From an optimization exercise on the open Yosys and OpenROAD flow, aimed at small area and a short achievable clock period; shortcuts taken in it are not production practice. RTL that was checked went through simulation tests only; none was proved equivalent to the original. Not every run is shown, and edits may drop behaviour that the tests do not exercise. The RTL of run 2 was laid out without a check of its function.

### design/flow/config.mk
export PLATFORM = sky130hd
export DESIGN_NAME = dist_sort
export DESIGN_NICKNAME = dist_sort
export VERILOG_FILES = /design/flow/design.v
export SDC_FILE = /design/flow/constraint.sdc
export NUM_CORES = 4
export LEC_CHECK = 0
export CAP_MARGIN = 20
export CORE_MARGIN = 2
export CORE_UTILIZATION = 40
export SLEW_MARGIN = 20
### design/flow/constraint.sdc
create_clock -name core_clock -period 17.0 [get_ports {clk}]
set_input_delay 3.4000 -clock core_clock [delete_from_list [all_inputs] [get_ports {clk}]]
set_output_delay 3.4000 -clock core_clock [all_outputs]
set_load 0.01 [all_outputs]
### design/flow/design.v
module dist_sort (
    input logic        clk, rst,
    input logic [63:0] query,
    input logic [63:0] search_0,
    input logic [63:0] search_1,
    input logic [63:0] search_2,
    input logic [63:0] search_3,
    input logic [63:0] search_4,
    input logic [63:0] search_5,
    input logic [63:0] search_6,
    input logic [63:0] search_7,
    input logic        in_valid,
    output logic [2:0] addr_1st,
    output logic [2:0] addr_2nd,
    output logic       out_valid
);
    localparam N_PIPELINE_STAGES = 4;
    logic [63:0] search_vectors_ff [7:0];
    logic [63:0] query_ff;
    logic [12:0] distances [7:0];
    logic [2:0]  indices [7:0];
    logic [12:0] min_distances_stage1 [3:0];
    logic [2:0]  min_indices_stage1 [3:0];
    logic [12:0] sec_distances_stage1 [3:0];
    logic [2:0]  sec_indices_stage1 [3:0];
    logic [12:0] min_distances_stage2 [1:0];
    logic [2:0]  min_indices_stage2 [1:0];
    logic [12:0] sec_distances_stage2 [1:0];
    logic [2:0]  sec_indices_stage2 [1:0];
    logic [12:0] overall_min_distance;
    logic [2:0]  overall_min_index;
    logic [12:0] overall_second_distance;
    logic [2:0]  overall_second_index;
    logic [N_PIPELINE_STAGES-1:0] pipeline_valid;
    logic in_valid_d1, in_valid_d2;
    always_ff @(posedge clk or posedge rst) begin
        if (rst) begin
            for (int i = 0; i < 8; i++) begin
                search_vectors_ff[i] <= '0;
            end
            query_ff     <= '0;
            in_valid_d1  <= 1'b0;
            in_valid_d2  <= 1'b0;
        end else begin
            search_vectors_ff[0] <= search_0;
            search_vectors_ff[1] <= search_1;
            search_vectors_ff[2] <= search_2;
            search_vectors_ff[3] <= search_3;
            search_vectors_ff[4] <= search_4;
            search_vectors_ff[5] <= search_5;
            search_vectors_ff[6] <= search_6;
            search_vectors_ff[7] <= search_7;
            query_ff             <= query;
            in_valid_d1          <= in_valid;
            in_valid_d2          <= in_valid_d1;
        end
    end
    generate
        genvar idx;
        for (idx = 0; idx < 8; idx = idx + 1) begin : assign_indices
            assign indices[idx] = idx[2:0];
        end
    endgenerate
    generate
        for (idx = 0; idx < 8; idx = idx + 1) begin : calc_dists
            calc_dist u_calc_dist (
                .clk(clk),
                .rst(rst),
                .q(query_ff),
                .s(search_vectors_ff[idx]),
                .distance(distances[idx])
            );
        end
    endgenerate
    always_ff @(posedge clk or posedge rst) begin
        if (rst) begin
            pipeline_valid <= '0;
        end else begin
            pipeline_valid[0] <= in_valid_d1;
            for (int i = 1; i < N_PIPELINE_STAGES; i = i + 1) begin
                pipeline_valid[i] <= pipeline_valid[i-1];
            end
        end
    end
    generate
        for (genvar i = 0; i < 4; i = i + 1) begin : stage1_blocks
            always_ff @(posedge clk or posedge rst) begin
                if (rst) begin
                    min_distances_stage1[i] <= '0;
                    min_indices_stage1[i]   <= '0;
                    sec_distances_stage1[i] <= '0;
                    sec_indices_stage1[i]   <= '0;
                end else if (pipeline_valid[0]) begin
                    if (distances[2*i] < distances[2*i+1] ||
                        (distances[2*i] == distances[2*i+1] && indices[2*i] <= indices[2*i+1])) begin
                        min_distances_stage1[i] <= distances[2*i];
                        min_indices_stage1[i]   <= indices[2*i];
                        sec_distances_stage1[i] <= distances[2*i+1];
                        sec_indices_stage1[i]   <= indices[2*i+1];
                    end else begin
                        min_distances_stage1[i] <= distances[2*i+1];
                        min_indices_stage1[i]   <= indices[2*i+1];
                        sec_distances_stage1[i] <= distances[2*i];
                        sec_indices_stage1[i]   <= indices[2*i];
                    end
                end
            end
        end
    endgenerate
    generate
        for (genvar i = 0; i < 2; i = i + 1) begin : stage2_blocks
            always_ff @(posedge clk or posedge rst) begin
                logic [12:0] dist0, dist1, dist2, dist3;
                logic [2:0]  idx0, idx1, idx2, idx3;
                logic [12:0] min_dist, sec_dist;
                logic [2:0]  min_idx, sec_idx;
                if (rst) begin
                    min_distances_stage2[i] <= '0;
                    min_indices_stage2[i]   <= '0;
                    sec_distances_stage2[i] <= '0;
                    sec_indices_stage2[i]   <= '0;
                end else if (pipeline_valid[1]) begin
                    dist0 = min_distances_stage1[2*i];
                    idx0  = min_indices_stage1[2*i];
                    dist1 = sec_distances_stage1[2*i];
                    idx1  = sec_indices_stage1[2*i];
                    dist2 = min_distances_stage1[2*i+1];
                    idx2  = min_indices_stage1[2*i+1];
                    dist3 = sec_distances_stage1[2*i+1];
                    idx3  = sec_indices_stage1[2*i+1];
                    if (dist0 < dist2 || (dist0 == dist2 && idx0 <= idx2)) begin
                        min_dist = dist0;
                        min_idx  = idx0;
                        sec_dist = dist2;
                        sec_idx  = idx2;
                    end else begin
                        min_dist = dist2;
                        min_idx  = idx2;
                        sec_dist = dist0;
                        sec_idx  = idx0;
                    end
                    if (dist1 < min_dist || (dist1 == min_dist && idx1 < min_idx)) begin
                        sec_dist = min_dist;
                        sec_idx  = min_idx;
                        min_dist = dist1;
                        min_idx  = idx1;
                    end else if ((dist1 < sec_dist || (dist1 == sec_dist && idx1 < sec_idx)) && idx1 != min_idx) begin
                        sec_dist = dist1;
                        sec_idx  = idx1;
                    end
                    if (dist3 < min_dist || (dist3 == min_dist && idx3 < min_idx)) begin
                        sec_dist = min_dist;
                        sec_idx  = min_idx;
                        min_dist = dist3;
                        min_idx  = idx3;
                    end else if ((dist3 < sec_dist || (dist3 == sec_dist && idx3 < sec_idx)) && idx3 != min_idx) begin
                        sec_dist = dist3;
                        sec_idx  = idx3;
                    end
                    if (min_idx == sec_idx) begin
                        sec_dist = 13'h1FFF;
                        sec_idx  = 3'b111;
                        if ((dist0 < sec_dist || (dist0 == sec_dist && idx0 < sec_idx)) && idx0 != min_idx) begin
                            sec_dist = dist0;
                            sec_idx  = idx0;
                        end
                        if ((dist1 < sec_dist || (dist1 == sec_dist && idx1 < sec_idx)) && idx1 != min_idx) begin
                            sec_dist = dist1;
                            sec_idx  = idx1;
                        end
                        if ((dist2 < sec_dist || (dist2 == sec_dist && idx2 < sec_idx)) && idx2 != min_idx) begin
                            sec_dist = dist2;
                            sec_idx  = idx2;
                        end
                        if ((dist3 < sec_dist || (dist3 == sec_dist && idx3 < sec_idx)) && idx3 != min_idx) begin
                            sec_dist = dist3;
                            sec_idx  = idx3;
                        end
                    end
                    min_distances_stage2[i] <= min_dist;
                    min_indices_stage2[i]   <= min_idx;
                    sec_distances_stage2[i] <= sec_dist;
                    sec_indices_stage2[i]   <= sec_idx;
                end
            end
        end
    endgenerate
    always_ff @(posedge clk or posedge rst) begin
        logic [12:0] dist0, dist1, dist2, dist3;
        logic [2:0]  idx0, idx1, idx2, idx3;
        logic [12:0] min_dist, sec_dist;
        logic [2:0]  min_idx, sec_idx;
        if (rst) begin
            overall_min_distance    <= '0;
            overall_min_index       <= '0;
            overall_second_distance <= '0;
            overall_second_index    <= '0;
        end else if (pipeline_valid[2]) begin
            dist0 = min_distances_stage2[0];
            idx0  = min_indices_stage2[0];
            dist1 = sec_distances_stage2[0];
            idx1  = sec_indices_stage2[0];
            dist2 = min_distances_stage2[1];
            idx2  = min_indices_stage2[1];
            dist3 = sec_distances_stage2[1];
            idx3  = sec_indices_stage2[1];
            if (dist0 < dist2 || (dist0 == dist2 && idx0 <= idx2)) begin
                min_dist = dist0;
                min_idx  = idx0;
                sec_dist = dist2;
                sec_idx  = idx2;
            end else begin
                min_dist = dist2;
                min_idx  = idx2;
                sec_dist = dist0;
                sec_idx  = idx0;
            end
            if (dist1 < min_dist || (dist1 == min_dist && idx1 < min_idx)) begin
                sec_dist = min_dist;
                sec_idx  = min_idx;
                min_dist = dist1;
                min_idx  = idx1;
            end else if ((dist1 < sec_dist || (dist1 == sec_dist && idx1 < sec_idx)) && idx1 != min_idx) begin
                sec_dist = dist1;
                sec_idx  = idx1;
            end
            if (dist3 < min_dist || (dist3 == min_dist && idx3 < min_idx)) begin
                sec_dist = min_dist;
                sec_idx  = min_idx;
                min_dist = dist3;
                min_idx  = idx3;
            end else if ((dist3 < sec_dist || (dist3 == sec_dist && idx3 < sec_idx)) && idx3 != min_idx) begin
                sec_dist = dist3;
                sec_idx  = idx3;
            end
            if (min_idx == sec_idx) begin
                sec_dist = 13'h1FFF;
                sec_idx  = 3'b111;
                if ((dist0 < sec_dist || (dist0 == sec_dist && idx0 < sec_idx)) && idx0 != min_idx) begin
                    sec_dist = dist0;
                    sec_idx  = idx0;
                end
                if ((dist1 < sec_dist || (dist1 == sec_dist && idx1 < sec_idx)) && idx1 != min_idx) begin
                    sec_dist = dist1;
                    sec_idx  = idx1;
                end
                if ((dist2 < sec_dist || (dist2 == sec_dist && idx2 < sec_idx)) && idx2 != min_idx) begin
                    sec_dist = dist2;
                    sec_idx  = idx2;
                end
                if ((dist3 < sec_dist || (dist3 == sec_dist && idx3 < sec_idx)) && idx3 != min_idx) begin
                    sec_dist = dist3;
                    sec_idx  = idx3;
                end
            end
            overall_min_distance    <= min_dist;
            overall_min_index       <= min_idx;
            overall_second_distance <= sec_dist;
            overall_second_index    <= sec_idx;
        end
    end
    always_ff @(posedge clk or posedge rst) begin
        if (rst) begin
            addr_1st  <= 3'd0;
            addr_2nd  <= 3'd0;
            out_valid <= 1'b0;
        end else if (pipeline_valid[N_PIPELINE_STAGES-1]) begin
            addr_1st  <= overall_min_index;
            addr_2nd  <= overall_second_index;
            out_valid <= 1'b1;
        end else begin
            addr_1st  <= 3'd0;
            addr_2nd  <= 3'd0;
            out_valid <= 1'b0;
        end
    end
endmodule
module calc_dist (
    input              clk, rst,
    input      [63:0]  q,  
    input      [63:0]  s,  
    output reg [12:0]  distance  
);
    wire [3:0] qi [15:0];
    wire [3:0] si [15:0];
    wire [4:0] qi_ext [15:0];
    wire [4:0] si_ext [15:0];
    wire signed [5:0] diff [15:0];
    wire [9:0] dist_squared [15:0];
    reg [12:0] temp_distance;
    generate
        genvar idx;
        for (idx = 0; idx < 16; idx = idx + 1) begin : compute_elements
            assign qi[idx] = q[63 - idx*4 -: 4];
            assign si[idx] = s[63 - idx*4 -: 4];
            assign qi_ext[idx] = {1'b0, qi[idx]};
            assign si_ext[idx] = {1'b0, si[idx]};
            assign diff[idx] = $signed(qi_ext[idx]) - $signed(si_ext[idx]);
            assign dist_squared[idx] = diff[idx] * diff[idx];
        end
    endgenerate
    always_ff @(posedge clk or posedge rst) begin
        if (rst) begin
            distance <= '0;
        end else begin
            temp_distance = 0;
            for (int i = 0; i < 16; i = i + 1) begin
                temp_distance = temp_distance + dist_squared[i];
            end
            distance <= temp_distance;
        end
    end
endmodule
### design/flow/run.sh
#!/bin/bash
# synth_recipe.tcl (not shown) runs the flow's synth.tcl, then flattens the netlist and writes it again
# the make line also repeats each setting of config.mk as NAME=value (left out here)
make -C /OpenROAD-flow-scripts/flow DESIGN_CONFIG=/design/flow/config.mk WORK_HOME=/design/flow/orfs CLKGATE_MAP_FILE= SYNTH_SCRIPT=/design/flow/synth_recipe.tcl finish
### Signal metal coverage by tile, run 1

Drawn at 0.5 px/um. The die is cut into 33 by 33 equal tiles; white is low, dark blue is high, scaled to the fullest tile. Values are wire area over tile area, all layers added.
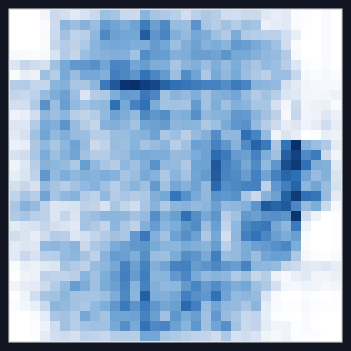
The mean over all tiles is 0.19. The fullest tile reaches 0.51. 27% of the tiles are over half the peak.
total track usage: 24.2%
DR vias: 120000

### Finished layout with every layer on, run 1

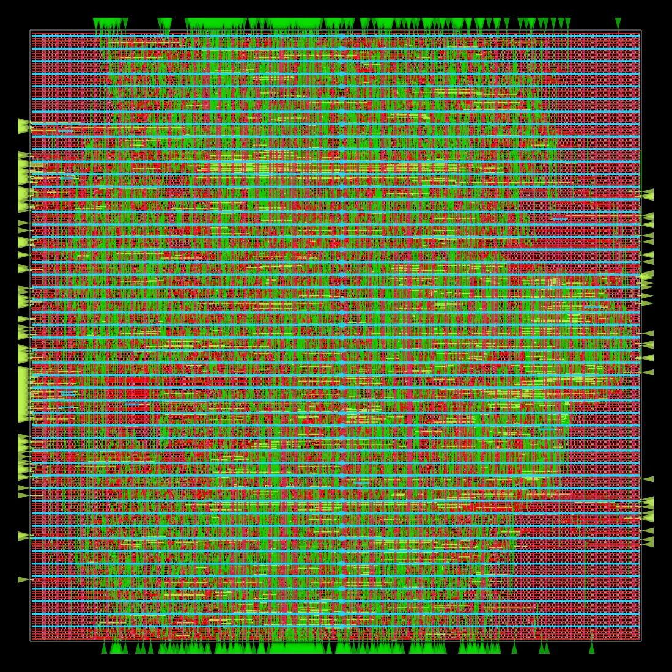
Post-Route Utilization: 44.9%
detailed-route wire length: 522000 um

==> results.txt, run 1 <==
- Non-clk buf share: 4.35%
- Number of fill cells: 41700
- Synthesized instance count: 17700
- Post-CTS setup buffers: 0
- Core box area: 0.431 sq mm
- CLK BUF: 149
- Post-synthesis adder-cell area fraction: 51.5%
- Yosys reg bits: 874
- DRC viols: 0
- Regs by FF count: search_vectors_ff (512), calc_dists.u_calc_dist.distance (104), query_ff (64)
- Top-count cell post-synth: inv_1
- Asr flop ratio synth: 100%
- Fraction of the yosys area taken by sequential cells: 12.6%
- Cts bufs inserted: 119
- Final GP Congestion: 1.02
- Pre-antenna DRT Iters: 6
- Antenna fix cells: 41
- Kind of critical path: register to register
- Area growth, synth to finish: 11.8%
- Grt ovf: 0
- Syn_area_per_cell: 9.78 sq um
- Fin area: 0.194 sq mm
- Worst slack at placement: 0.273 ns
- Status: timing/DRC/antenna clean
- Sequential cell area: 0.0219 sq mm
- Multi-input comb cells: 12900
- Full die area: 0.438 sq mm
- Multi-input logic area: 0.137 sq mm
- Worst min-delay path category: register to register
- Relative slew slack: 31.7%
- TNS Setup: 0 ns
- Fin. max-slew vios: 0
- Die boundary width: 662 um
- Post-synthesis mux area share: 1.42%
- Largest net degree at the start of global routing: 135
- Setup Skew: 0.0628 ns
- Critical Path RT: 17.80 ns
- Yosys top cell area share: 32.5%
- Cell mode on critical path: o21a_1
- Buffers plus inverters on the worst setup path: 10
### Signal routing as the flow saved it, run 1

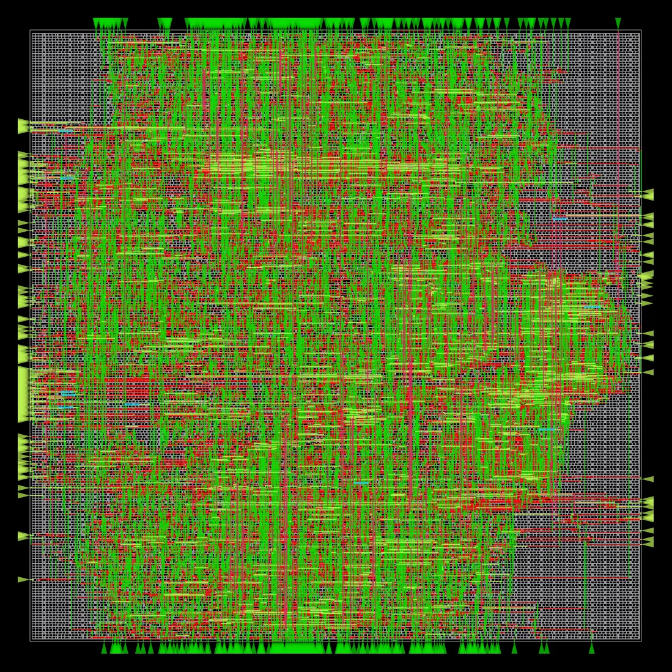
WL met3: 26900 um
routed wl met2: 240000 um
average wire per standard cell: 21.1 um
Routed met1 length: 237000 um
Highest Signal Layer: met5

### M1 wires, run 1

Drawn at 1 px/um.
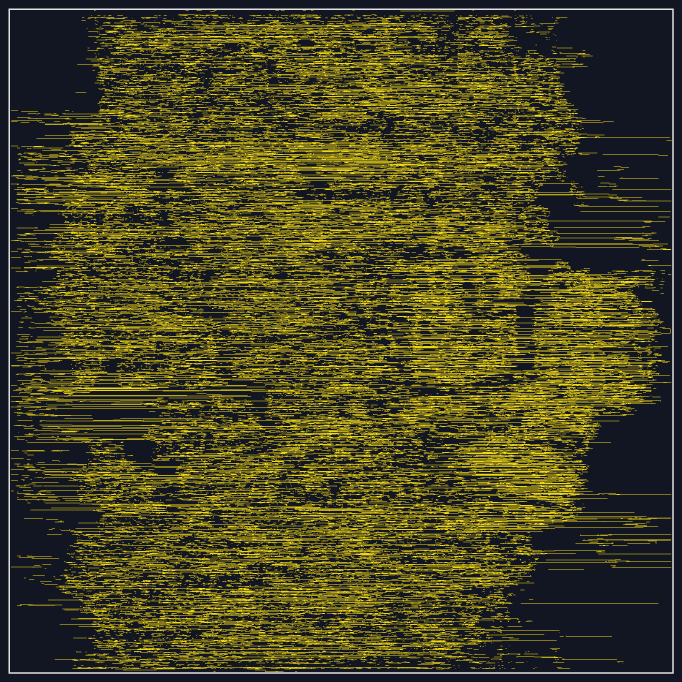
The longest straight run is 268 um. The layer carries 237 mm of wire. 23470 nets have wire on it. The wires run mostly horizontal. The layer holds 45% of the routed length.
global routing met1 resource utilization: 34.2%

-- run 1: layout by cell type, fill, tap and decap left out, drive strengths merged, types with 39 or more instances in the layout --
cell type and n:
nand2 698, clkbuf 149, and2 431, o21ai 260, nor2b 305, dfrtp 874
conb 256, nand3 55, o21a 101, ha 2620, mux2i 190, nand4 49
clkdlybuf4s50 585, fa 2816, nand2b 168, diode 41, mux2 49, clkinv 39
a21oi 1129, nor2 821, a21o 757, inv 4039, xnor2 1137, xor2 436
buf 325, o21bai 329
-- run 1: path summary, 6_finish.rpt --
check / startpoint / endpoint / slack (ns) / cells past startpoint
worst max-delay path: min_distances_stage1[1][1] / sec_distances_stage2[0][2] / 1.12 / 104
max in group asynchronous: rst / query_ff[10] / 11.24 / 5
worst max register to register: min_distances_stage1[1][1] / sec_distances_stage2[0][2] / 1.12 / 104
worst min register to register: in_valid_d1 / pipeline_valid[0] / 0.36 / 0
min in group asynchronous: rst / query_ff[40] / 2.92 / 2
worst min-delay path: in_valid_d1 / pipeline_valid[0] / 0.36 / 0
-- run 1: per-layer routing --
layer / GRT usage [%] / up-vias
met5: 0 / -
met4: 7.13 / 20
met3: 2.68 / 452
met2: 39.2 / 2322
met1: 34.2 / 59900
li1: - / 57600
### Wiring by layer, run 1

Drawn at 1 px/um. Two of the layers only.
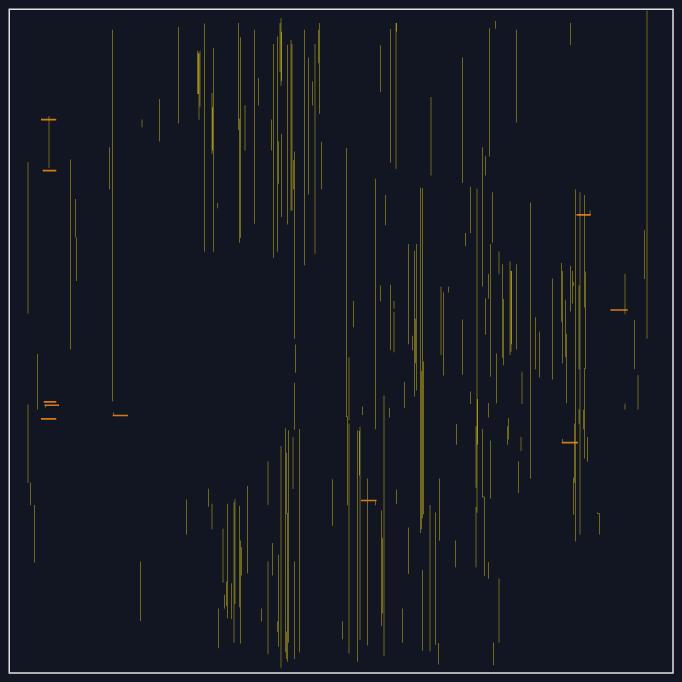

--- run 2: outline of the changes from run 1 ---
design/flow/design.v: 313 -> 1898 lines; modules unchanged: 0
  dist_sort: edited, 277 -> 1862 lines
  sqdiff: new, 32 lines
  fa: new, 4 lines
  removed: calc_dist
==> module sqdiff as of run 2 <==
module sqdiff (input logic [3:0] na, input logic [3:0] b, output logic [6:0] y);
    logic [3:0] t; logic c1, c2, c3, c;
    assign t[0] = b[0] ^ na[0]; assign c1 = b[0] & na[0];
    fa u1 (.a(b[1]), .b(na[1]), .c(c1), .s(t[1]), .co(c2));
    fa u2 (.a(b[2]), .b(na[2]), .c(c2), .s(t[2]), .co(c3));
    fa u3 (.a(b[3]), .b(na[3]), .c(c3), .s(t[3]), .co(c));
    logic [3:0] m;
    assign m[0] = ~t[0];
    assign m[1] = ~(t[1] ^ (c & ~t[0]));
    assign m[2] = ~(t[2] ^ (c & ~(t[1] & t[0])));
    assign m[3] = ~(t[3] ^ (c & ~(t[2] & t[1] & t[0])));
    logic [7:0] sq;
    always_comb case (m)
        4'd0: sq = 8'd0;
        4'd1: sq = 8'd1;
        4'd2: sq = 8'd4;
        4'd3: sq = 8'd9;
        4'd4: sq = 8'd16;
        4'd5: sq = 8'd25;
        4'd6: sq = 8'd36;
        4'd7: sq = 8'd49;
        4'd8: sq = 8'd64;
        4'd9: sq = 8'd81;
        4'd10: sq = 8'd100;
        4'd11: sq = 8'd121;
        4'd12: sq = 8'd144;
        4'd13: sq = 8'd169;
        4'd14: sq = 8'd196;
        4'd15: sq = 8'd225;
    endcase
    assign y = {sq[7:2], sq[0]};
endmodule
==> module fa as of run 2 <==
module fa (input logic a, input logic b, input logic c, output logic s, output logic co);
    assign s = a ^ b ^ c;
    assign co = (a & b) | (c & (a ^ b));
endmodule
--- a/design/flow/config.mk
+++ b/design/flow/config.mk
@@ -10,2 +10,4 @@
 export CORE_UTILIZATION = 40
 export SLEW_MARGIN = 20
+export SYNTH_HIERARCHICAL = 1
+export SYNTH_MINIMUM_KEEP_SIZE = 0
### Wiring by layer, run 2

Drawn at 1 px/um. Two of the layers only.
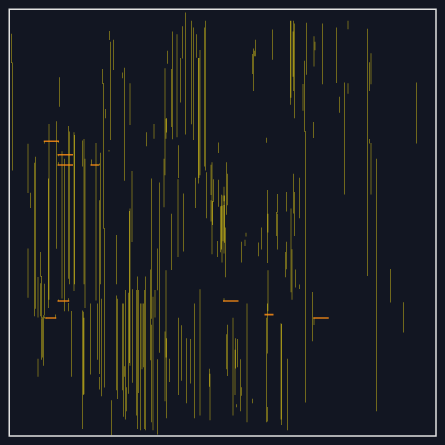
Key: met4 = yellow [wire length 14100 um]; met5 = orange [wire length 102 um]
detailed-route wire length: 256000 um
average wire per standard cell: 26.7 um

==> results.txt, run 2 <==
- Status: timing/DRC/antenna clean (unchanged)
- Largest net degree at the start of global routing: 19 (was 135)
- Cell mode on critical path: fa_1 (was o21a_1)
- Hold-critical path depth: 0 (unchanged)
- Pre-antenna DRT Iters: 7 (was 6)
- Grt ovf: 0 (unchanged)
- Yosys top cell area share: 32.8% (was 32.5%)
- Crit Reg-Reg Startpoint: ra[7][4] (was min_distances_stage1[1][1])
- Fin area: 0.0815 sq mm (was 0.194 sq mm)
- Kind of critical path: register to register (unchanged)
- Routed wl met2: 115000 um (was 240000 um)
- Die boundary width: 425 um (was 662 um)
- Final GP Congestion: 0.992 (was 1.02)
- Fin. max-slew vios: 0 (unchanged)
- Commonest non-fill, non-tap cell in the layout: fa_1 (was inv_1)
- Most frequent cells in the layout: 1164 x fa_1, 851 x a21oi_1, 726 x dfxtp_1 (was 4008 x inv_1, 2816 x fa_1, 2619 x ha_1)
- Synthesized instance count: 6668 (was 17700)
- Critical Path RT: 17.61 ns (was 17.80 ns)
- FF-to-FF End: addr_2nd[1] (was sec_distances_stage2[0][2])
- Top-count cell post-synth: fa_1 (was inv_1)
- Post-synthesis mux area share: 0.0282% (was 1.42%)
- Yosys reg bits: 729 (was 874)
- Core box area: 0.176 sq mm (was 0.431 sq mm)
- Global routing met1 resource utilization: 37.6% (was 34.2%)
- Asr flop ratio synth: 0.412% (was 100%)
- Full die area: 0.181 sq mm (was 0.438 sq mm)
- Setup Skew: 0.0287 ns (was 0.0628 ns)
- Regs by FF count: s_r (512), ra (88), q_r (64) (was search_vectors_ff (512), calc_dists.u_calc_dist.distance (104), query_ff (64))
- Post-CTS setup buffers: 0 (unchanged)
- GR Layer Usage met2: 44.0% (was 39.2%)
- GR peak layer: met2 (unchanged)
- TNS Setup: 0 ns (unchanged)
- Area growth, synth to finish: 14.7% (was 11.8%)
- R2R Setup Slk: 10.40 ns (was 1.12 ns)
- Hold Path Sink: v2 (was pipeline_valid[0])
- WL met3: 19800 um (was 26900 um)
- Worst min-delay path category: register to register (unchanged)
- Worst R2R Path Depth: 24 (was 104)
- Crit path capture: addr_2nd[1] (was sec_distances_stage2[0][2])
- Relative slew slack: 13.5% (was 31.7%)
### Signal metal coverage by tile, run 2

Drawn at 1 px/um. The die is cut into 21 by 21 equal tiles; white is low, dark blue is high, scaled to the fullest tile. Values are wire area over tile area, all layers added.
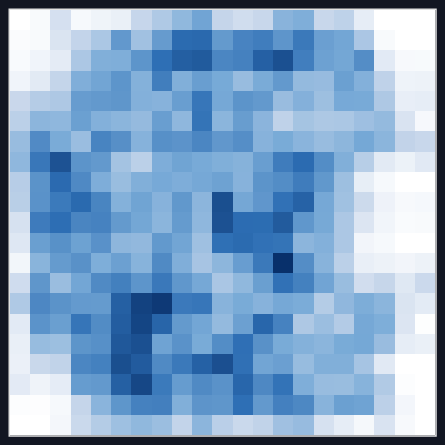
The mean over all tiles is 0.24. The fullest tile reaches 0.54. 44% of the tiles are over half the peak. 4.8% of the tiles are nearly empty.
total track usage: 28.3%
DR vias: 52800

run 2: changes by cell type in the layout (fill, tap and decap cells not counted), sizes merged, moves of 256 or more:
cell,previous run,this run
inv,4039,447
ha,2620,453
fa,2816,1164
xnor2,1137,97
dfrtp,874,3
dfxtp,0,726
a21o,757,32
nor2,821,199
and2,431,3
nand2,698,320
a21oi,1129,853
nor2b,305,37
conb,256,0
run 2: layout make-up:
type	count	area, sq um
clock buffer	107	2360
tap	2340	2930
inverter	448	1680
antenna	6	15.0
sequential	729	14600
clock inverter	50	621
fill	16200	94800
multi-input combinational	5215	52600
timing repair buffer	688	6630
run 2: through the flow:
| step | hold WS (ns) | util [%] |
|---|---|---|
| finish | 0.349 | 46.2 |
| global placement | 0.335 | 44.5 |
| CTS | 0.351 | 46.2 |
| floorplan | 0.331 | - |
| global route | 0.356 | 46.2 |
| detailed placement | 0.336 | 44.5 |
run 2: critical path, delay by kind of cell (launching register included):
| kind | cells | cell delay (ns) |
|---|---|---|
| AND/OR/NAND/NOR | 8 | 1.76 |
| adder cells (fa/ha/maj) | 7 | 2.91 |
| AO/OA/AOI/OAI | 6 | 1.27 |
| buffers and inverters | 3 | 0.20 |
| flip-flops | 1 | 0.30 |

[afterwards: timing with drivers on the ports]
The flow's constraints put no driver on any port. The routed layouts listed below were extracted and timed again, unchanged, in two steps. Step 1, drivers: a clkbuf_16 drives clk and a buf_2 each remaining input, both assumed. Step 2 moves the port delays by t, midway between the first and last clock arrival at a register: inputs arrive t later, outputs are due t later. That takes back most of the time a late clock gives input paths. a / b / c = ideal / step 1 / step 2; a / b = the first two.
run	shift t [ns]	slack for setup (ns)	hold WS [ns]	slew at the worst register clock pin (ns)	pins driven straight from the clock port
run 1	1.020	1.116 / 1.116 / 1.116	0.365 / 0.365 / 0.365	0.07 / 0.07	1
run 2	0.816	10.403 / 10.403 / 10.403	0.349 / 0.349 / 0.349	0.07 / 0.07	1
After both steps setup and hold are still met in every run listed.
